What follows belongs to an exercise in optimizing a design on an open flow for small area; a production flow would make more cautious choices.
The RTL was checked by simulation tests, not by an equivalence proof against the original design.
Not every run is shown, and edits may drop behaviour that the tests do not exercise.
Power is estimated from default activity; no workload was simulated.

File: flow/design.v
module bullet_ctrl_top (input frame_clk, input Reset,
    input chara_direction,
    input [9:0] show_x, show_y,
    input [9:0] chara_left, chara_right, chara_top, chara_bot,
    input press_j, dragon, deflect, deflect_left, deflect_right,
    input [9:0] DrawX, DrawY,
    input [1:0] chara_id,
    input deflect_color,
    output logic [23:0] bullet_color,
    output logic [59:0] bullet_state,
    output logic [29:0] hit,
    output logic DEFLECT_HIT,
    output logic test);
  localparam [1:0] WAIT = 2'd0, ML = 2'd1, MR = 2'd2, CD = 2'd3;
  function automatic ge10(input [9:0] a, input [9:0] b);  
    reg c;
    integer i;
    begin
      c = 1'b1;
      for (i = 0; i < 10; i = i + 1) c = (a[i] & ~b[i]) | ((a[i] | ~b[i]) & c);
      ge10 = c;
    end
  endfunction
  function automatic [9:0] add10(input [9:0] a, input [9:0] b);
    reg c;
    integer i;
    begin
      c = 1'b0;
      for (i = 0; i < 10; i = i + 1) begin
        add10[i] = a[i] ^ b[i] ^ c;
        c = (a[i] & b[i]) | ((a[i] | b[i]) & c);
      end
    end
  endfunction
  function automatic [9:0] sub10(input [9:0] a, input [9:0] b);  
    reg c;
    integer i;
    begin
      c = 1'b1;
      for (i = 0; i < 10; i = i + 1) begin
        sub10[i] = a[i] ^ ~b[i] ^ c;
        c = (a[i] & ~b[i]) | ((a[i] | ~b[i]) & c);
      end
    end
  endfunction
  logic c0, c1;
  assign c0 = (chara_id == 2'd0);
  assign c1 = (chara_id == 2'd1);
  logic [9:0] step, frange, fperiod;
  always_comb begin
    if (c0)      begin step = 10'd6; frange = 10'd160; fperiod = 10'd3;   end
    else if (c1) begin step = 10'd4; frange = 10'd320; fperiod = 10'd6;   end
    else         begin step = 10'd3; frange = 10'd320; fperiod = 10'd100; end
  end
  logic [29:0][1:0] st;
  logic [29:0][9:0] bx;
  logic [29:0][9:0] by;
  logic        dragon_q;
  logic [6:0]  cnt;        
  logic [5:0]  cntg;       
  logic [9:0]  delay;
  logic [1:0]  acc;
  logic [29:0] waiting, moving, shoot, dhit;
  logic [29:0] vis_t, match_d, inner_d;
  always_comb
    for (int i = 0; i < 30; i++) begin
      waiting[i] = (st[i] == WAIT);
      moving[i]  = (st[i] == ML) || (st[i] == MR);
      bullet_state[2*i +: 2] = st[i];
    end
  logic fire_en, fire;
  assign fire_en = (delay == 10'd0) && press_j && !deflect && (c0 || c1);
  assign fire = fire_en && (c1 ? (|waiting) : (|waiting[19:0]));
  always_comb begin
    logic seen;
    seen = 1'b0;
    for (int i = 0; i < 30; i++) begin
      shoot[i] = fire_en && waiting[i] && !seen && (i < 20 || c1);
      seen = seen | waiting[i];
    end
  end
  logic [9:0] delay_in;
  logic [1:0] acc_in;
  logic genji_rst;
  always_comb begin
    delay_in = (delay != 10'd0) ? delay + 10'd1 : 10'd0;
    if (delay_in == fperiod) delay_in = 10'd0;
    if (fire) delay_in = 10'd1;
    acc_in = acc + {1'b0, fire && c1};
    genji_rst = 1'b0;
    if (c1) begin
      if (acc_in != 2'd3) genji_rst = 1'b1;
      else begin
        delay_in = 10'd1;
        if (cntg == 6'd35) begin acc_in = 2'd0; delay_in = 10'd0; end
      end
    end
  end
  logic reload;
  assign reload = c0 ? (cnt == 7'd69) : (cnt == 7'd100);
  logic rst_all;
  assign rst_all = Reset || reload || dragon_q;
  always_ff @(posedge frame_clk) begin
    dragon_q <= dragon;
    if (Reset) begin
      acc <= 2'd0;
      delay <= 10'd0;
    end else begin
      acc <= acc_in;
      delay <= delay_in;
    end
    if (Reset) test <= 1'b0;
    if (DEFLECT_HIT) test <= 1'b1;
    if (Reset || fire) cnt <= 7'd0;
    else if (cnt != 7'd127) cnt <= cnt + 7'd1;
    if (Reset || genji_rst) cntg <= 6'd0;
    else if (cntg != 6'd63) cntg <= cntg + 6'd1;
  end
  logic [9:0] srange, wlim, stepn;
  logic s_ge_r;
  assign srange = show_x + frange;
  assign wlim = show_x - frange;
  assign s_ge_r = show_x >= frange;
  assign stepn = 10'd0 - step;
  genvar g;
  generate
    for (g = 0; g < 30; g++) begin : b
      logic [9:0] x, y, u, fx, fy;
      logic bhit, left, out;
      logic [1:0] nst;
      assign x = bx[g];
      assign y = by[g];
      assign left = (st[g] == ML);
      assign bhit = ge10(x, chara_left) && ge10(chara_right, x) && ge10(y, chara_top) && ge10(chara_bot, y);
      assign u = add10(x, left ? stepn : step);
      logic uhi;
      assign uhi = c0 ? (u >= 10'd864) : (u >= 10'd704);
      assign out = bhit || (s_ge_r ? (ge10(wlim, u) || uhi) : (ge10(wlim, u) && uhi)) || ge10(u, srange) ||
                   (left ? (x < step) : (x > 10'd639 - step));
      assign hit[g]  = moving[g] && bhit && !(left ? deflect_right : deflect_left);
      assign dhit[g] = moving[g] && bhit &&  (left ? deflect_right : deflect_left);
      always_comb begin
        nst = st[g];
        if (waiting[g]) begin
          if (shoot[g]) nst = chara_direction ? MR : ML;
        end else if (moving[g]) begin
          if (out) nst = CD;
        end
        if (rst_all) nst = WAIT;
        if (dragon) nst = CD;
      end
      always_ff @(posedge frame_clk) begin
        st[g] <= nst;
        bx[g] <= moving[g] ? u : show_x;
        if (!moving[g]) by[g] <= show_y;
      end
      assign fx = sub10(DrawX, x);
      assign fy = sub10(DrawY, y);
      logic xin, xl, xr, yin, yt, yb, trx, tryy;
      logic xe0, xe1, xe123, xe1020, xe1021, xe1022, xe1023, ye0, ye1, ye123, ye1020, ye1023;
      logic xlo, xhi, ylo, yhi;
      assign xlo = (x[9:2] == 8'h00);
      assign xhi = (x[9:2] == 8'hff);
      assign ylo = (y[9:2] == 8'h00);
      assign yhi = (y[9:2] == 8'hff);
      assign xin = (fx == 10'h3ff || fx == 10'd0 || fx == 10'd1) && !(xlo && x[1:0] == 2'd0) && !(xhi && x[1:0] == 2'd3);
      assign xl  = (fx == 10'h3fc || fx == 10'h3fd || fx == 10'h3fe) && !(xlo && x[1:0] != 2'd0);
      assign xr  = (fx == 10'd2 || fx == 10'd3 || fx == 10'd4) && !(xhi && x[1:0] != 2'd3);
      assign yin = (fy == 10'h3ff || fy == 10'd0 || fy == 10'd1) && !(ylo && y[1:0] == 2'd0) && !(yhi && y[1:0] == 2'd3);
      assign yt  = (fy == 10'h3fc || fy == 10'h3fd || fy == 10'h3fe) && !(ylo && y[1:0] != 2'd0);
      assign yb  = (fy == 10'd2 || fy == 10'd3 || fy == 10'd4) && !(yhi && y[1:0] != 2'd3);
      assign trx = fx == 10'd0 ||
                   (fx == 10'h3ff && !(xlo && x[1:0] == 2'd0)) ||
                   (fx == 10'd1 && !(xhi && x[1:0] == 2'd3)) ||
                   (fx == 10'd2 && !(xhi && x[1]));
      assign tryy = fy == 10'd0 || (fy == 10'h3ff && !(ylo && y[1:0] == 2'd0));
      assign inner_d[g] = moving[g] && xin && yin;
      assign match_d[g] = moving[g] && ((xin && (yin || yt || yb)) || (yin && (xl || xr)));
      assign vis_t[g]   = moving[g] && trx && tryy;
    end
  endgenerate
  assign DEFLECT_HIT = |dhit;
  logic any_d, first_inner, any_t;
  always_comb begin
    logic seen;
    seen = 1'b0;
    first_inner = 1'b0;
    for (int k = 0; k < 30; k++) begin
      if (!seen && match_d[k]) first_inner = inner_d[k];
      seen = seen | match_d[k];
    end
    any_d = seen;
    any_t = |vis_t[19:0];
  end
  always_comb begin
    if (c1)
      bullet_color = !any_d ? 24'h000000 : !first_inner ? 24'h808080 :
                     deflect_color ? 24'h181818 : 24'hf8f8ff;
    else if (c0)
      bullet_color = !any_t ? 24'h000000 : deflect_color ? 24'hff0000 : 24'h00ffff;
    else
      bullet_color = 24'hffffff;
  end
endmodule
File: flow/run.sh
#!/bin/bash
# synth_recipe.tcl (not shown) runs the flow's synth.tcl, then flattens the netlist and writes it again
# the make line also repeats each setting of config.mk as NAME=value (left out here)
make -C /OpenROAD-flow-scripts/flow DESIGN_CONFIG=/design/flow/config.mk WORK_HOME=/design/flow/orfs CLKGATE_MAP_FILE= SYNTH_SCRIPT=/design/flow/synth_recipe.tcl finish
File: flow/config.mk
export PLATFORM = sky130hd
export DESIGN_NAME = bullet_ctrl_top
export DESIGN_NICKNAME = bullet_ctrl_top
export VERILOG_FILES = /design/flow/design.v
export SDC_FILE = /design/flow/constraint.sdc
export NUM_CORES = 4
export LEC_CHECK = 0
export ABC_AREA = 1
export CAP_MARGIN = 20
export CORE_MARGIN = 2
export CORE_UTILIZATION = 45
export PLACE_DENSITY = 0.65
export SLEW_MARGIN = 20
File: flow/constraint.sdc
create_clock -name core_clock -period 25.0 [get_ports {frame_clk}]
set_input_delay 5.0000 -clock core_clock [delete_from_list [all_inputs] [get_ports {frame_clk}]]
set_output_delay 5.0000 -clock core_clock [all_outputs]
set_load 0.01 [all_outputs]
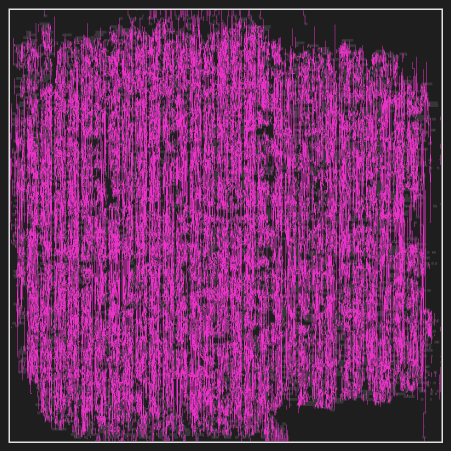
(run_1/layer_met2.png)
Drawn at 1 px/um. Cells faint in the background.
share of all routed wire = 38%
main direction = vertical
drt total wl: 430 mm
met2 usage: 62.1%
via count: 92,900

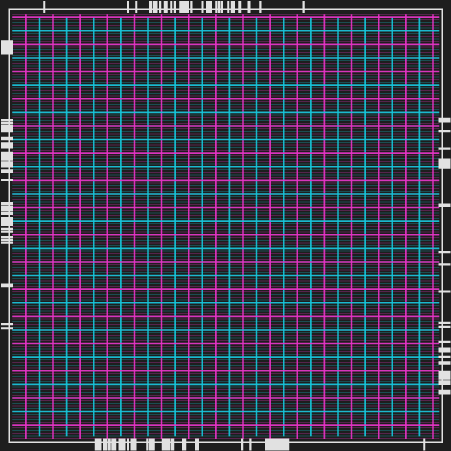
(run_1/power_grid.png)
Drawn at 1 px/um. Pins as bars on the die edge.
VSS -> magenta
VDD -> cyan
met5 straps = 31
met1 rails = 157
met4 straps = 31
die width: 431 um
DIE HEIGHT: 431 um
peak supply drop: 0.0000711 V
core box area: 0.181 mm^2

==> results.py, run 1 <==
metrics = {
    "layout": {
        "syn2layout_area_growth_pct": 9.76,
        "final_common_cell": "nand2_1",
        "final_cell_mix": "nand2_1 (1,602), inv_1 (1,561), o21ai_0 (1,279)",
        "fin_cells": 13700,
        "drive_gt1_share_pct": 5.28,
        "nets": 12400,
        "final_util_pct": 49.8,
    },
    "placed_design": {
        "place.detailed.hpwl_mm": 291,
        "dp_cells": 13500,
        "dpl_worst_slack_ps": 5830,
        "gp_congestion": 1.05,
        "port_buffers": 206,
    },
    "clocking": {
        "numClockSinks": 687,
        "htree_levels": 3,
        "cts.clk_slew.worst_paths_ps": 60,
        "cts.hold.buffers_added": 0,
        "ctsResizeCount": 0,
        "cts_buffers": 95,
        "cts_tree": "done",
        "root_buffer": "clkbuf_16",
        "cts_setup_buffers": 0,
        "cts_buffer_depth": 3,
    },
    "routing": {
        "viasPerCell": 6.78,
        "drt_iter0_drc": 14800,
        "ant_nets": 0,
        "drcViolationCount": 0,
        "wire_per_inst_um": 31.4,
        "dr.pass1.iters": 7,
    },
    "timing": {
        "min_period_over_period_pct": 77.0,
        "maxSlewHeadroom_pct": 9.04,
        "period_needed_ps": 19250,
        "finalSetupViolations": 0,
        "final_max_slew_viol_count": 0,
        "skew_ps": 41.0,
        "tightest_slew_ps": 1350,
        "setup_ws_ps": 5750,
        "rsz0062_at_grt": "no",
    },
    "floorplan": {
        "die_area_mm2": 0.186,
        "io_pins": 207,
        "rows": 156,
        "start_util_pct": 45.4,
    },
    "power_and_ir_drop": {
        "comb_power_share_pct": 68.0,
        "leakage_nw": 37.0,
        "power_leader": "combinational logic",
        "internal-power_w": 0.00524,
        "pg_clk_w": 0.00149,
        "pg_comb_w": 0.00777,
        "p_seq_w": 0.00216,
        "power_w": 0.0114,
        "p_sw_share_pct": 54.1,
        "power.share.clock_pct": 13.1,
    },
    "grt": {
        "antenna_found_initial": 40,
        "grt_start_max_net_pins": 71,
        "grt_pass1_vias": 86100,
        "gr-total-overflow": 0,
        "grt_pass1_wl_mm": 604,
    },
    "run_status": {
        "status": "complete, no violations",
    },
    "logic_synthesis": {
        "synth_compound_area_share_pct": 24.1,
        "synth_top_family_by_area": "compound AO/OA/AOI/OAI gates",
        "yosys-mux-area-fraction_pct": 0,
        "synthesis.instances": 11200,
        "ys_seq_area_share_pct": 20.4,
        "synthArstFlopShare_pct": 0,
        "synthXorXnorAreaFrac_pct": 1.59,
        "ys_types": 76,
        "synth_flop_cell": "dfxtp_1",
        "syn_area_mm2": 0.0822,
        "synthAdderAreaFrac_pct": 23.5,
        "ys_ff_latch": 687,
        "syn-num-nets": 12400,
        "syn_avg_cell_area_um2": 7.36,
    },
    "min_path": {
        "hold_class": "reg -> reg",
        "hold_depth": 2,
    },
    "critical_path": {
        "crit_top_cell": "fa_1",
        "arrival_ps": 14250,
        "startpoint_type": "primary input",
        "crit_required_ps": 20000,
        "critPathMaxStageDelay_ps": 650,
        "worst_setup_path_end_kind": "primary output",
        "crit_fanout": 19,
    },
    "job": {
        "maxCapViolations": 0,
    },
}
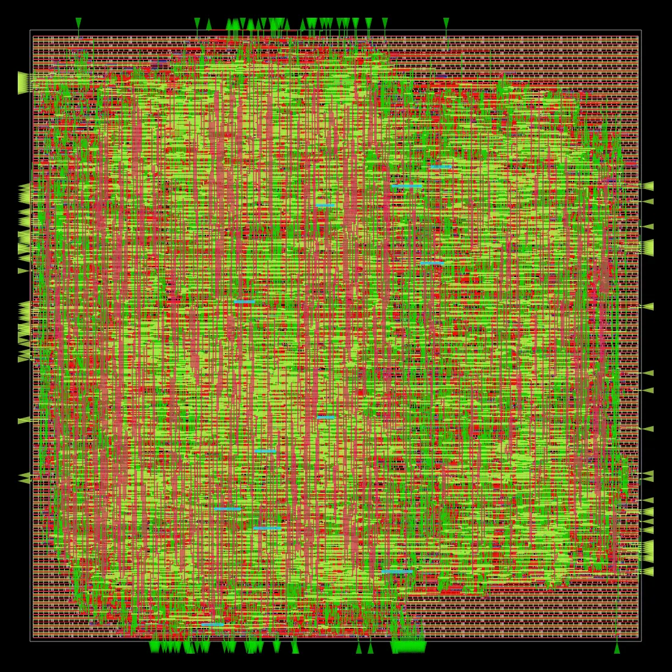
(run_1/routing.png)
DR top layer: met5
WL met3: 74.1 mm
Met1 Routed Length: 149 mm

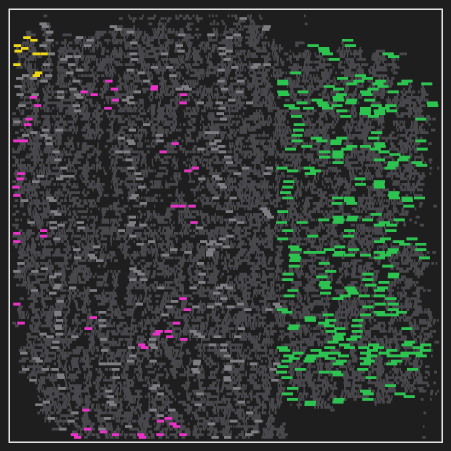
(run_1/flops_by_reg.png)
Drawn at 1 px/um.
st -> magenta  # placed flops 60
delay -> yellow  # placed flops 10, where top left
by -> green  # placed flops 300

[run 1: critical path, delay by kind of cell]
family | cells | cell delay [ps]
xor gates and xnor gates | 2 | 420
buffers and inverters | 6 | 2210
AOI/OAI and AO/OA | 1 | 110
adders and majority gates | 9 | 3670
and+or+nand+nor | 20 | 2760
[run 1: synthesized netlist by cell type, drive strengths merged (15+ instances only)]
cell,n,area [um^2]
or2,67,422
nor3,248,1250
nand4,281,1780
o311ai,18,158
nand3,470,2360
o21ai,1295,6480
xor2,110,963
inv,1588,5960
clkinv,25,93.8
a211oi,37,278
nand2,1608,6050
a22oi,19,143
fa,722,14500
o22ai,504,3150
dfxtp,387,7750
o41ai,15,131
xnor2,39,342
nor3b,18,135
a21oi,505,2530
nand3b,36,270
a221oi,40,350
o2111ai,38,333
clkbuf,417,1570
maj3,15,150
o221ai,403,3530
ha,374,4680
edfxtp,300,9010
nor4,143,901
a31oi,101,632
buf,65,324
o211ai,148,1110
o31ai,19,143
nor2,971,3670
[run 1: worst paths after layout]
check / start / endpoint / slack [ps]
min: cnt[2] / cnt[2] / 480
max reg2reg: st[9] / st[9] / 18160
max: DrawX[0] / bullet_color[14] / 5750
min reg2reg: cnt[2] / cnt[2] / 480
[run 1: flip-flops by register name, summed over array words and instances, names as in the netlist]
name	cells
bx	300
by	300
st	60
delay	10
cnt	7
cntg	6
acc	2
dragon_q	1
test	1
[run 1: area by class of cell]
class	instances	area, um^2	area share, %
clock buffers	127	2640	2.92
inverters	1613	6060	6.71
multi-input cells	8387	57600	63.8
well taps	2370	2970	3.29
repair buffers	445	3570	3.96
diodes	20	50.0	0.0555
flip-flops and latches	687	16800	18.6
clock inverters	45	594	0.659
[run 1: cells by family after synthesis]
logic type / after synthesis
AND/OR/NAND/NOR: 3890
buffers and inverters: 2095
AO/OA/AOI/OAI: 3237
XOR/XNOR: 149
adder cells (fa/ha/maj): 1111
flip-flops: 687
[run 1: routing by layer]
layer | up-vias | routed length [um] | GRT usage [%]
li1 | 39300 | - | -
met1 | 43600 | 149000 | 54.6
met2 | 7689 | 165000 | 62.1
met3 | 2317 | 74100 | 20.3
met4 | 22 | 42200 | 33.2
met5 | - | 161 | 0
[run 1: metrics by stage]
stage	instance area, um^2	hold slack [ps]
3_3_place_gp	86900	464
6_report	90200	481
5_1_grt	90200	520
2_1_floorplan	82200	453
3_5_place_dp	86900	467
4_1_cts	90200	483
==> run 2: changes to the inputs <==
--- a/flow/design.v
+++ b/flow/design.v
@@ -126,5 +126,5 @@
   generate
     for (g = 0; g < 30; g++) begin : b
-      logic [9:0] x, y, u, fx, fy;
+      logic [9:0] x, y, u;
       logic bhit, left, out;
       logic [1:0] nst;
@@ -155,8 +155,14 @@
         if (!moving[g]) by[g] <= show_y;
       end
+      logic [8:0] fxk, fyk;
+      logic [9:0] fx, fy;
       assign fx = sub10(DrawX, x);
       assign fy = sub10(DrawY, y);
-      logic xin, xl, xr, yin, yt, yb, trx, tryy;
-      logic xe0, xe1, xe123, xe1020, xe1021, xe1022, xe1023, ye0, ye1, ye123, ye1020, ye1023;
+      always_comb
+        for (int k = -4; k <= 4; k++) begin
+          fxk[k+4] = (fx == k[9:0]);
+          fyk[k+4] = (fy == k[9:0]);
+        end
+      logic xe0, xe1023, xe123, xe1020_2, xe1022_3, ye0, ye1023, ye123, ye1020_2;
       logic xlo, xhi, ylo, yhi;
       assign xlo = (x[9:2] == 8'h00);
@@ -164,15 +170,22 @@
       assign ylo = (y[9:2] == 8'h00);
       assign yhi = (y[9:2] == 8'hff);
-      assign xin = (fx == 10'h3ff || fx == 10'd0 || fx == 10'd1) && !(xlo && x[1:0] == 2'd0) && !(xhi && x[1:0] == 2'd3);
-      assign xl  = (fx == 10'h3fc || fx == 10'h3fd || fx == 10'h3fe) && !(xlo && x[1:0] != 2'd0);
-      assign xr  = (fx == 10'd2 || fx == 10'd3 || fx == 10'd4) && !(xhi && x[1:0] != 2'd3);
-      assign yin = (fy == 10'h3ff || fy == 10'd0 || fy == 10'd1) && !(ylo && y[1:0] == 2'd0) && !(yhi && y[1:0] == 2'd3);
-      assign yt  = (fy == 10'h3fc || fy == 10'h3fd || fy == 10'h3fe) && !(ylo && y[1:0] != 2'd0);
-      assign yb  = (fy == 10'd2 || fy == 10'd3 || fy == 10'd4) && !(yhi && y[1:0] != 2'd3);
-      assign trx = fx == 10'd0 ||
-                   (fx == 10'h3ff && !(xlo && x[1:0] == 2'd0)) ||
-                   (fx == 10'd1 && !(xhi && x[1:0] == 2'd3)) ||
-                   (fx == 10'd2 && !(xhi && x[1]));
-      assign tryy = fy == 10'd0 || (fy == 10'h3ff && !(ylo && y[1:0] == 2'd0));
+      assign xe0 = xlo && x[1:0] == 2'd0;
+      assign xe123 = xlo && x[1:0] != 2'd0;
+      assign xe1023 = xhi && x[1:0] == 2'd3;
+      assign xe1020_2 = xhi && x[1:0] != 2'd3;
+      assign xe1022_3 = xhi && x[1];
+      assign ye0 = ylo && y[1:0] == 2'd0;
+      assign ye123 = ylo && y[1:0] != 2'd0;
+      assign ye1023 = yhi && y[1:0] == 2'd3;
+      assign ye1020_2 = yhi && y[1:0] != 2'd3;
+      logic xin, xl, xr, yin, yt, yb, trx, tryy;
+      assign xin = (fxk[3] || fxk[4] || fxk[5]) && !xe0 && !xe1023;
+      assign xl  = (fxk[0] || fxk[1] || fxk[2]) && !xe123;
+      assign xr  = (fxk[6] || fxk[7] || fxk[8]) && !xe1020_2;
+      assign yin = (fyk[3] || fyk[4] || fyk[5]) && !ye0 && !ye1023;
+      assign yt  = (fyk[0] || fyk[1] || fyk[2]) && !ye123;
+      assign yb  = (fyk[6] || fyk[7] || fyk[8]) && !ye1020_2;
+      assign trx = fxk[4] || (fxk[3] && !xe0) || (fxk[5] && !xe1023) || (fxk[6] && !xe1022_3);
+      assign tryy = fyk[4] || (fyk[3] && !ye0);
       assign inner_d[g] = moving[g] && xin && yin;
       assign match_d[g] = moving[g] && ((xin && (yin || yt || yb)) || (yin && (xl || xr)));
==> flow/flow/run.sh (new file) <==
#!/bin/bash
set -euo pipefail
HERE=$(pwd)
# The standard flow's synthesis script, sourcing a copy of ORFS synth.tcl that uses our ABC script
sed "s|source \$::env(SCRIPTS_DIR)/synth.tcl|source $HERE/my_synth_core.tcl|" synth_recipe.tcl > my_synth.tcl
grep -q my_synth_core my_synth.tcl
awk -v s="$HERE/flow/abc_area2.script" '{print} /^source \$::env\(SCRIPTS_DIR\)\/synth_preamble.tcl/ {print "set abc_args [lreplace $abc_args 1 1 " s "]"; print "puts \"custom abc args: $abc_args\""}' \
  "$FLOW_HOME/scripts/synth.tcl" > my_synth_core.tcl
grep -q abc_area2 my_synth_core.tcl
export CTS_ARGS="-sink_clustering_enable -repair_clock_nets -dont_use_dummy_load"
bash standard.sh SYNTH_SCRIPT="$HERE/my_synth.tcl" synth > make_synth.log 2>&1
bash standard.sh SYNTH_SCRIPT="$HERE/my_synth.tcl" > make_finish.log 2>&1
==> flow/flow/abc_area2.script (new file) <==
strash
&get -n
&st
&syn2
&dch -f
&nf -a -R 1000
&st
&syn2
&dch -f
&nf -a -R 1000
&st
&dch -f
&nf -a -R 1000
&put
topo
==> flow/standard.sh (new file) <==
#!/bin/bash
# synth_recipe.tcl (not shown) runs the flow's synth.tcl, then flattens the netlist and writes it again
# the make line also repeats each setting of config.mk as NAME=value (left out here)
make -C /OpenROAD-flow-scripts/flow DESIGN_CONFIG=/design/flow/config.mk WORK_HOME=/design/flow/orfs CLKGATE_MAP_FILE= SYNTH_SCRIPT=/design/flow/synth_recipe.tcl "${@:-finish}"
--- a/flow/config.mk
+++ b/flow/config.mk
@@ -9,5 +9,5 @@
 export CAP_MARGIN = 20
 export CORE_MARGIN = 2
-export CORE_UTILIZATION = 45
-export PLACE_DENSITY = 0.65
+export CORE_UTILIZATION = 55
+export PLACE_DENSITY = 0.7
 export SLEW_MARGIN = 20
removed: flow/run.sh
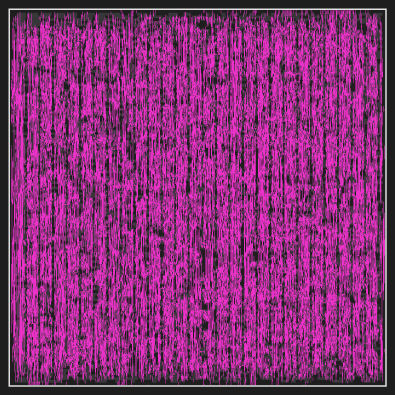
(run_2/layer_met2.png)
Drawn at 1 px/um. Cells faint in the background.
main direction = vertical
wire length on this layer = 150 mm

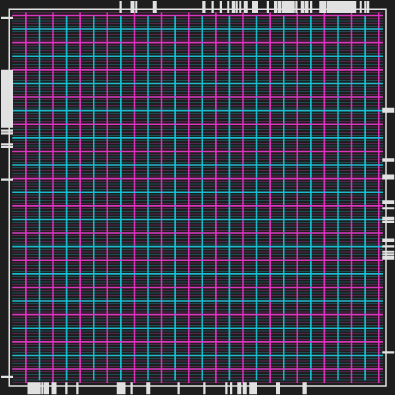
(run_2/power_grid.png)
Drawn at 1 px/um. Pins as bars on the die edge.
VSS -> magenta
VDD -> cyan
met1 rails = 137
met5 straps = 27
peak supply drop: 0.0000773 V
core box area: 0.137 mm^2

==> run 2 against run 1 <==
  * Setup slack lost 1100 ps
  * Register-to-register slack is essentially flat
  * Critical path depth is the same
  * Core utilization grew 11 points
  * Clock power shrank 22%
  * Power shrank 2.1%
  * Global-route usage grew 11 points
  * Sequential power grew 9.7%
  * Maximum frequency shrank 5.5%
  * Critical endpoint unchanged
  * Highest routed layer unchanged
==> results.py, run 2 <==
metrics = {
    "timing": {
        "skew_ps": 88.8,
        "period_needed_ps": 20370,
        "rsz0062_at_grt": "no",
        "hold_slack_ps": 459,
        "final_max_slew_viol_count": 0,
        "tightest_slew_ps": 1400,
        "finalSetupViolations": 0,
        "tns_ps": 0,
        "hold_viol": 0,
        "min_period_over_period_pct": 81.5,
        "maxSlewHeadroom_pct": 5.83,
        "max_freq_mhz": 49.1,
    },
    "placed_design": {
        "gp_congestion": 1.09,
        "dpl_cell_area_mm2": 0.0817,
        "port_buffers": 206,
        "place.detailed.hpwl_mm": 269,
    },
    "logic_synthesis": {
        "synth_edf_count": 300,
        "yosys-top-cells-area": "fa_1 (19%), edfxtp_1 (12%), dfxtp_1 (10%), a21oi_1 (6.9%), ha_1 (6.2%)",
        "synth_top_area_share_pct": 19.1,
        "ys_types": 71,
        "syn_avg_cell_area_um2": 8.46,
        "synthesis.instances": 8964,
        "syn_area_mm2": 0.0759,
        "synth_flop_cell": "dfxtp_1",
        "ys_seq_area_share_pct": 22.1,
        "synth.largest_area_cell": "fa_1",
        "yosys_warnings": 1,
        "synth_most_common_cell": "a21oi_1",
        "synth_common_cells": "a21oi_1 (1,049), clkinv_1 (1,017), nor2_1 (826)",
        "synthArstFlopShare_pct": 0,
        "ys_ff_latch": 687,
        "syn-num-nets": 10200,
    },
    "layout": {
        "final_util_pct": 61.3,
        "drive_gt1_share_pct": 4.72,
        "reg.largest.list": "bx: 300 flops, by: 300 flops, st: 60 flops",
        "final_area_mm2": 0.0841,
        "syn2layout_area_growth_pct": 10.8,
        "final.fill_count": 12100,
        "final_common_cell": "a21oi_1",
        "seq_area_mm2": 0.0168,
        "nets": 10700,
        "multiInputGateArea_mm2": 0.0553,
        "final_cell_mix": "a21oi_1 (1,049), clkinv_1 (1,000), nor2_1 (825)",
    },
    "min_path": {
        "hold_class": "reg -> reg",
    },
    "routing": {
        "ant_nets": 0,
        "viasPerCell": 7.63,
        "wire_per_inst_um": 35.7,
        "wl_mm": 404,
        "drcViolationCount": 0,
        "drt_iter0_drc": 14500,
        "dr.pass1.iters": 10,
        "num_vias": 86300,
    },
    "floorplan": {
        "rows": 136,
        "fp.dieH_um": 375,
        "start_util_pct": 55.3,
        "io_pins": 207,
        "die_x_um": 375,
        "die_area_mm2": 0.141,
    },
    "clocking": {
        "cts_buffers": 90,
        "clk-insertion-delay-late_ps": 770,
        "htree_levels": 3,
        "cts_setup_buffers": 0,
        "ctsResizeCount": 0,
        "cts_tree": "done",
        "cts.clk_slew.worst_paths_ps": 50,
        "numClockSinks": 687,
        "cts.hold.buffers_added": 0,
        "root_buffer": "clkbuf_16",
        "cts_buffer_depth": 3,
    },
    "grt": {
        "grt_pass1_wl_mm": 561,
        "gr-total-overflow": 0,
        "track_usage_pct": 55.6,
        "grt_start_max_net_pins": 70,
        "antenna_found_initial": 28,
        "grt_pass1_vias": 79000,
    },
    "critical_path": {
        "worst_setup_path_end_kind": "primary output",
        "path_buf_inv": 6,
        "startpoint_type": "primary input",
        "crit_required_ps": 20000,
        "crit_family": "simple AND/OR/NAND/NOR gates",
        "slowest_stage": "nor3_1",
        "critPathKind": "in -> out",
        "crit_top_cell": "fa_1",
        "critPathMaxStageDelay_ps": 680,
        "crit_fanout": 16,
        "arrival_ps": 15370,
    },
    "power_and_ir_drop": {
        "leakage_nw": 28.9,
        "power_density_mw_per_mm2": 133,
    },
    "run_status": {
        "status": "complete, no violations",
    },
    "job": {
        "maxCapViolations": 0,
    },
}
run 2: cell count changes after synthesis, sizes merged, moves of 168 or more:
cell,change
a21oi,+544
a221oi,+254
a22oi,+168
clkbuf,-417
clkinv,+992
inv,-1588
nand2,-1096
nand3,-219
o21ai,-732
o221ai,-269
run 2: final timing paths:
| kind | from | end | slack [ps] | depth (start not counted) |
|---|---|---|---|---|
| min reg2reg | test | test | 460 | 1 |
| min | test | test | 460 | 1 |
| max reg2reg | st[2] | st[54] | 18170 | 16 |
| max | DrawX[0] | bullet_color[14] | 4630 | 38 |
run 2: routing by layer:
layer	global-route usage, %	share of wire (%)	vias to the layer above
li1	-	-	35200
met1	64.9	33	40300
met2	74.0	37	8078
met3	30.5	19	2622
met4	45.7	11	38
met5	1.54	0.18	-
run 2: cells by family after synthesis:
family | Yosys count | synth area share, %
AOI/OAI and AO/OA | 3327 | 28.0
and+or+nand+nor | 2508 | 15.7
adders and majority gates | 1183 | 26.4
buffers and inverters | 1033 | 5.19
DFF | 687 | 22.1
xor gates and xnor gates | 202 | 2.33
muxes | 24 | 0.317
run 2: per-stage QoR:
stage,total power [W],setup slack (ps),std cells
after floorplan,0.00753,6300,8964
after global placement,0.00941,5320,11200
after detailed placement,0.00960,5120,11200
after CTS,0.0108,5090,11300
after global routing,0.0119,4230,11300
final,0.0112,4630,11300
run 2: power breakdown:
group	internal, W	leakage, nW	switching (W)
Combinational	0.00296	21.5	0.00469
Clock	0.000625	1.11	0.000540
Sequential	0.00164	6.21	0.000728
Total	0.00523	28.9	0.00596
run 2: area by class of cell:
| type | count | area share, % |
|---|---|---|
| inverter | 1017 | 4.55 |
| multi-input combinational | 7244 | 65.8 |
| timing repair buffer | 453 | 4.30 |
| clock buffer | 90 | 2.68 |
| tap | 1794 | 2.67 |
| sequential | 687 | 19.9 |
| antenna | 21 | 0.0625 |
run 2: worst register-to-register path, cell delays in order, from the launching register on:
cell and delay [ps]:
dfxtp_1 480, clkinv_1 130, ha_1 410, or4_1 760, or3_1 470, or3_1 450
nor2_1 390, clkinv_1 350, or3_1 540, nor3_4 1000, clkinv_1 520, or3_1 440
a21oi_1 160, nor2_1 60, a21oi_1 370, nand2_1 100, o211ai_1 110
==> run 3: changes to the inputs <==
--- a/flow/design.v
+++ b/flow/design.v
@@ -123,4 +123,26 @@
   assign s_ge_r = show_x >= frange;
   assign stepn = 10'd0 - step;
+  logic [8:0] mx_in, mx_l, mx_r, mx_t, my_in, my_l, my_r, my_t;
+  logic X0, X1, X2, X1021, X1022, X1023, Y0, Y1, Y2, Y1021, Y1022, Y1023;
+  assign X0 = (DrawX == 10'd0);
+  assign X1 = (DrawX == 10'd1);
+  assign X2 = (DrawX == 10'd2);
+  assign X1021 = (DrawX == 10'd1021);
+  assign X1022 = (DrawX == 10'd1022);
+  assign X1023 = (DrawX == 10'd1023);
+  assign Y0 = (DrawY == 10'd0);
+  assign Y1 = (DrawY == 10'd1);
+  assign Y2 = (DrawY == 10'd2);
+  assign Y1021 = (DrawY == 10'd1021);
+  assign Y1022 = (DrawY == 10'd1022);
+  assign Y1023 = (DrawY == 10'd1023);
+  assign mx_in = {3'b000,                                                              !(X0 || X1),  !(X0 || X1023), !(X1022 || X1023), 3'b000};
+  assign mx_l  = {6'b000000,                                                                                                            !(X1023 || X0 || X1), !(X1022 || X1023 || X0), !(X1021 || X1022 || X1023)};
+  assign mx_r  = {!(X0 || X1 || X2), !(X1023 || X0 || X1), !(X1022 || X1023 || X0), 6'b000000};
+  assign mx_t  = {2'b00,                                   !(X0 || X1),          !X0,          1'b1,           !X1023,            3'b000};
+  assign my_in = {3'b000,                                                              !(Y0 || Y1),  !(Y0 || Y1023), !(Y1022 || Y1023), 3'b000};
+  assign my_l  = {6'b000000,                                                                                                            !(Y1023 || Y0 || Y1), !(Y1022 || Y1023 || Y0), !(Y1021 || Y1022 || Y1023)};
+  assign my_r  = {!(Y0 || Y1 || Y2), !(Y1023 || Y0 || Y1), !(Y1022 || Y1023 || Y0), 6'b000000};
+  assign my_t  = {4'b0000,                                                                          1'b1,           !Y1023,            3'b000};
   genvar g;
   generate
@@ -134,8 +156,13 @@
       assign bhit = ge10(x, chara_left) && ge10(chara_right, x) && ge10(y, chara_top) && ge10(chara_bot, y);
       assign u = add10(x, left ? stepn : step);
+      logic xlow, xhigh, x632;
+      assign x632 = (x[9:3] == 7'd79);
+      assign xlow = (x[9:3] == 7'd0) & (c0 ? (x[2:0] < 3'd6) : c1 ? (x[2:0] < 3'd4) : (x[2:0] < 3'd3));
+      assign xhigh = (x[9] & (x[8] | x[7])) |
+                     (x632 & (c0 ? (x[2:0] > 3'd1) : c1 ? (x[2:0] > 3'd3) : (x[2:0] > 3'd4)));
       logic uhi;
-      assign uhi = c0 ? (u >= 10'd864) : (u >= 10'd704);
+      assign uhi = c0 ? (u[9] & u[8] & (u[7] | (u[6] & u[5]))) : (u[9] & (u[8] | (u[7] & u[6])));
       assign out = bhit || (s_ge_r ? (ge10(wlim, u) || uhi) : (ge10(wlim, u) && uhi)) || ge10(u, srange) ||
-                   (left ? (x < step) : (x > 10'd639 - step));
+                   (left ? xlow : xhigh);
       assign hit[g]  = moving[g] && bhit && !(left ? deflect_right : deflect_left);
       assign dhit[g] = moving[g] && bhit &&  (left ? deflect_right : deflect_left);
@@ -164,28 +191,13 @@
           fyk[k+4] = (fy == k[9:0]);
         end
-      logic xe0, xe1023, xe123, xe1020_2, xe1022_3, ye0, ye1023, ye123, ye1020_2;
-      logic xlo, xhi, ylo, yhi;
-      assign xlo = (x[9:2] == 8'h00);
-      assign xhi = (x[9:2] == 8'hff);
-      assign ylo = (y[9:2] == 8'h00);
-      assign yhi = (y[9:2] == 8'hff);
-      assign xe0 = xlo && x[1:0] == 2'd0;
-      assign xe123 = xlo && x[1:0] != 2'd0;
-      assign xe1023 = xhi && x[1:0] == 2'd3;
-      assign xe1020_2 = xhi && x[1:0] != 2'd3;
-      assign xe1022_3 = xhi && x[1];
-      assign ye0 = ylo && y[1:0] == 2'd0;
-      assign ye123 = ylo && y[1:0] != 2'd0;
-      assign ye1023 = yhi && y[1:0] == 2'd3;
-      assign ye1020_2 = yhi && y[1:0] != 2'd3;
       logic xin, xl, xr, yin, yt, yb, trx, tryy;
-      assign xin = (fxk[3] || fxk[4] || fxk[5]) && !xe0 && !xe1023;
-      assign xl  = (fxk[0] || fxk[1] || fxk[2]) && !xe123;
-      assign xr  = (fxk[6] || fxk[7] || fxk[8]) && !xe1020_2;
-      assign yin = (fyk[3] || fyk[4] || fyk[5]) && !ye0 && !ye1023;
-      assign yt  = (fyk[0] || fyk[1] || fyk[2]) && !ye123;
-      assign yb  = (fyk[6] || fyk[7] || fyk[8]) && !ye1020_2;
-      assign trx = fxk[4] || (fxk[3] && !xe0) || (fxk[5] && !xe1023) || (fxk[6] && !xe1022_3);
-      assign tryy = fyk[4] || (fyk[3] && !ye0);
+      assign xin = |(fxk & mx_in);
+      assign xl  = |(fxk & mx_l);
+      assign xr  = |(fxk & mx_r);
+      assign trx = |(fxk & mx_t);
+      assign yin = |(fyk & my_in);
+      assign yt  = |(fyk & my_l);
+      assign yb  = |(fyk & my_r);
+      assign tryy = |(fyk & my_t);
       assign inner_d[g] = moving[g] && xin && yin;
       assign match_d[g] = moving[g] && ((xin && (yin || yt || yb)) || (yin && (xl || xr)));
--- a/flow/flow/run.sh
+++ b/flow/flow/run.sh
@@ -8,5 +8,5 @@
   "$FLOW_HOME/scripts/synth.tcl" > my_synth_core.tcl
 grep -q abc_area2 my_synth_core.tcl
-export CTS_ARGS="-sink_clustering_enable -repair_clock_nets -dont_use_dummy_load"
+export CTS_ARGS="-sink_clustering_enable -repair_clock_nets -dont_use_dummy_load -sink_clustering_size 14 -sink_clustering_max_diameter 100"
 bash standard.sh SYNTH_SCRIPT="$HERE/my_synth.tcl" synth > make_synth.log 2>&1
 bash standard.sh SYNTH_SCRIPT="$HERE/my_synth.tcl" > make_finish.log 2>&1
==> flow/flow/abc_area2.script (replaced) <==
strash
&get -n
&st
&deepsyn -T 120
&dch -f
&nf -a -R 1000
&put
topo
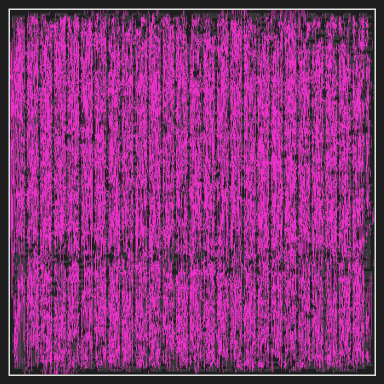
(run_3/layer_met2.png)
Drawn at 1 px/um. Cells faint in the background.
wire length on this layer = 149 mm
longest straight run = 191 um
main direction = vertical
nets with wire on the layer = 8,161
share of all routed wire = 38%

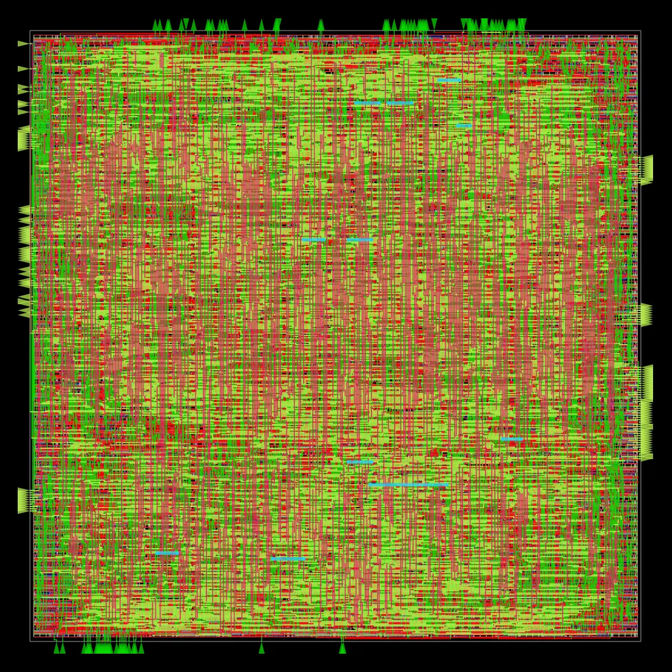
(run_3/routing.png)
met2 WL post-DR: 149 mm
Met1 Routed Length: 124 mm
drt total wl: 396 mm
WL met3: 75.9 mm

==> run 3 against run 2 <==
  * Die area down 5.7%
  * First-iteration DRC count up 13%
  * Register-to-register slack worse by 240 ps
  * Wire length down 1.8%
  * Hold slack better by 7.1 ps
  * Clock-buffer cell count down 31
==> results.py, run 3 <==
metrics = {
    "timing": {
        "final_max_slew_viol_count": 0,
        "finalSetupViolations": 0,
        "period_needed_ps": 20290,
        "max_freq_mhz": 49.3,
        "tns_ps": 0,
        "maxSlewHeadroom_pct": 6.92,
        "tightest_slew_ps": 1400,
    },
    "grt": {
        "antenna_found_initial": 33,
        "grt_pass1_vias": 77400,
        "track_usage_pct": 58.3,
        "gr-total-overflow": 0,
        "grt_start_max_net_pins": 68,
    },
    "floorplan": {
        "fp.dieH_um": 365,
        "die_x_um": 365,
        "rows": 132,
        "die_area_mm2": 0.133,
        "core_mm2": 0.129,
    },
    "critical_path": {
        "crit_top_cell": "fa_1",
        "critPathKind": "in -> out",
        "startpoint_type": "primary input",
        "critPathMaxStageDelay_ps": 910,
        "slowest_stage": "a221oi_1",
        "arrival_ps": 15290,
        "crit_required_ps": 20000,
        "worst_setup_path_end_kind": "primary output",
    },
    "logic_synthesis": {
        "synth_edf_count": 300,
        "synthSimpleGateAreaFrac_pct": 15.0,
        "synthAdderAreaFrac_pct": 24.5,
        "synth_common_cells": "clkinv_1 (901), nor2_1 (842), a21oi_1 (839)",
        "syn_avg_cell_area_um2": 8.65,
        "yosys-top-cells-area": "fa_1 (20%), edfxtp_1 (13%), dfxtp_1 (11%), a21oi_1 (5.9%), clkinv_1 (4.7%)",
        "yosys-mux-area-fraction_pct": 0.492,
        "synthArstFlopShare_pct": 0,
        "ys_seq_area_share_pct": 23.4,
        "yosys_warnings": 1,
        "ys_ff_latch": 687,
        "synth_flop_cell": "dfxtp_1",
        "synth_compound_area_share_pct": 29.2,
        "synth.largest_area_cell": "fa_1",
        "synth_most_common_cell": "clkinv_1",
        "synth_top_family_by_area": "compound AO/OA/AOI/OAI gates",
        "synthesis.instances": 8261,
        "syn_area_mm2": 0.0715,
    },
    "layout": {
        "final_cell_mix": "clkinv_1 (890), a21oi_1 (838), nor2_1 (833)",
        "fin_cells": 10600,
        "nets": 9794,
        "drive_gt1_share_pct": 4.96,
        "reg.largest.list": "bx: 300 flops, by: 300 flops, st: 60 flops",
        "syn2layout_area_growth_pct": 10.9,
        "final_common_cell": "clkinv_1",
    },
    "clocking": {
        "cts.clk_slew.worst_paths_ps": 70,
        "htree_levels": 2,
        "clk-insertion-delay-late_ps": 740,
        "root_buffer": "clkbuf_16",
        "cts_setup_buffers": 0,
        "cts_tree": "done",
        "cts.hold.buffers_added": 0,
        "ctsResizeCount": 0,
        "numClockSinks": 687,
        "cts_buffer_depth": 3,
    },
    "power_and_ir_drop": {
        "irDropWorstVdd_v": 0.000102,
        "power_density_mw_per_mm2": 147,
    },
    "routing": {
        "dr.pass1.iters": 13,
        "drt_iter0_drc": 16400,
        "wire_per_inst_um": 37.5,
    },
    "placed_design": {
        "gp_congestion": 1.10,
    },
    "run_status": {
        "status": "complete, no violations",
    },
    "job": {
        "maxCapViolations": 0,
    },
}
run 3: cell count changes in the layout (fill, tap and decap cells not counted), moves of 92 or more:
cell,before,now
ha_1,374,194
a21oi_1,1049,838
a221oi_1,294,202
clkinv_1,1000,890
nor4_1,217,125
o221ai_1,134,318
run 3: where the power goes:
group / leakage, nW / switching (W) / internal [W] / total [W]
registers: 6.19 / 0.000678 / 0.00172 / 0.00240
clock network: 0.727 / 0.000496 / 0.000411 / 0.000907
logic: 19.7 / 0.00518 / 0.00319 / 0.00837
total: 26.7 / 0.00635 / 0.00532 / 0.0117
run 3: metal layers:
layer | vias to the layer above | track usage (%)
met5 | - | 0.290
met4 | 22 | 51.7
met3 | 2838 | 29.8
met2 | 8847 | 76.9
met1 | 39100 | 68.6
li1 | 32900 | -
run 3: worst paths after layout:
kind                  from          endpoint  slack, ps  cells past startpoint
setup / recovery  DrawX[0]  bullet_color[15]       4710                     27
hold / removal        test              test        470                      1
setup reg to reg    st[59]            st[58]      17930                     25
hold reg to reg       test              test        470                      1
run 3: layout make-up:
class / count / area, um^2
diodes: 37 / 92.6
clock buffers: 59 / 1480
fillers: 11500 / 50000
inverters: 901 / 3380
multi-input cells: 6656 / 51400
flip-flops and latches: 687 / 16800
well taps: 1742 / 2180
repair buffers: 482 / 3940
run 3: logic make-up (layout without fill, tap and decap cells):
family          count (synthesis)  in the layout
xor+xnor                      198            198
compound gates               3169           3169
flops                         687            687
buf+inv                       918           1442
other cells                     0             37
fa+ha+maj                     982            982
simple gates                 2272           2272
mux                            35             35
run 3: critical path, delay by kind of cell:
| family | cells | cell delay (ps) |
|---|---|---|
| AO/OA/AOI/OAI | 7 | 3110 |
| adder cells (fa/ha/maj) | 9 | 3420 |
| buffers and inverters | 5 | 2010 |
| AND/OR/NAND/NOR | 6 | 1730 |
run 3: metrics by stage:
step | instance area, um^2 | power (W) | util [%] | hold slack, ps | setup WS, ps
2_1_floorplan | 71500 | 0.00792 | - | 461 | 7750
3_3_place_gp | 77700 | 0.0101 | 60.0 | 435 | 5350
3_5_place_dp | 77700 | 0.0103 | 60.1 | 452 | 5310
4_1_cts | 79100 | 0.0112 | 61.2 | 468 | 5290
5_1_grt | 79200 | 0.0124 | 61.2 | 497 | 4610
6_report | 79300 | 0.0117 | 61.3 | 466 | 4710

port drivers added, routing unchanged:
Ports are ideal in the flow. The routed layouts listed here were re-timed in OpenROAD. Step 1 sets driving cells, clkbuf_16 on the clock port and buf_2 on the other inputs (assumed; they add their load-dependent delay and slew). Step 2 adds t to the input delays and takes it off the output delays; t is the mean of the earliest and latest rising clock arrival at the registers after step 1. Input paths then give back, and output paths get back, about the clock's delay inside the block. Three values: ideal, step 1, step 2; two values: the first two.
run | t, ns | setup slack, ns | worst setup path at the end | slew at the worst register clock pin (ns) | worst data-port slew with drivers (ns)
run 1 | 0.879 | 5.754 / 5.732 / 5.732 | input to output | 0.07 / 0.07 | 0.10
run 2 | 0.819 | 4.635 / 4.612 / 4.612 | input to output | 0.06 / 0.06 | 0.18
run 3 | 0.818 | 4.710 / 4.576 / 4.576 | input to output | 0.09 / 0.09 | 0.20
After both steps every run listed still meets setup and hold. The setup slack of run 3, which loses most, moves by -0.134 ns with the drivers and by -0.134 ns with both steps.
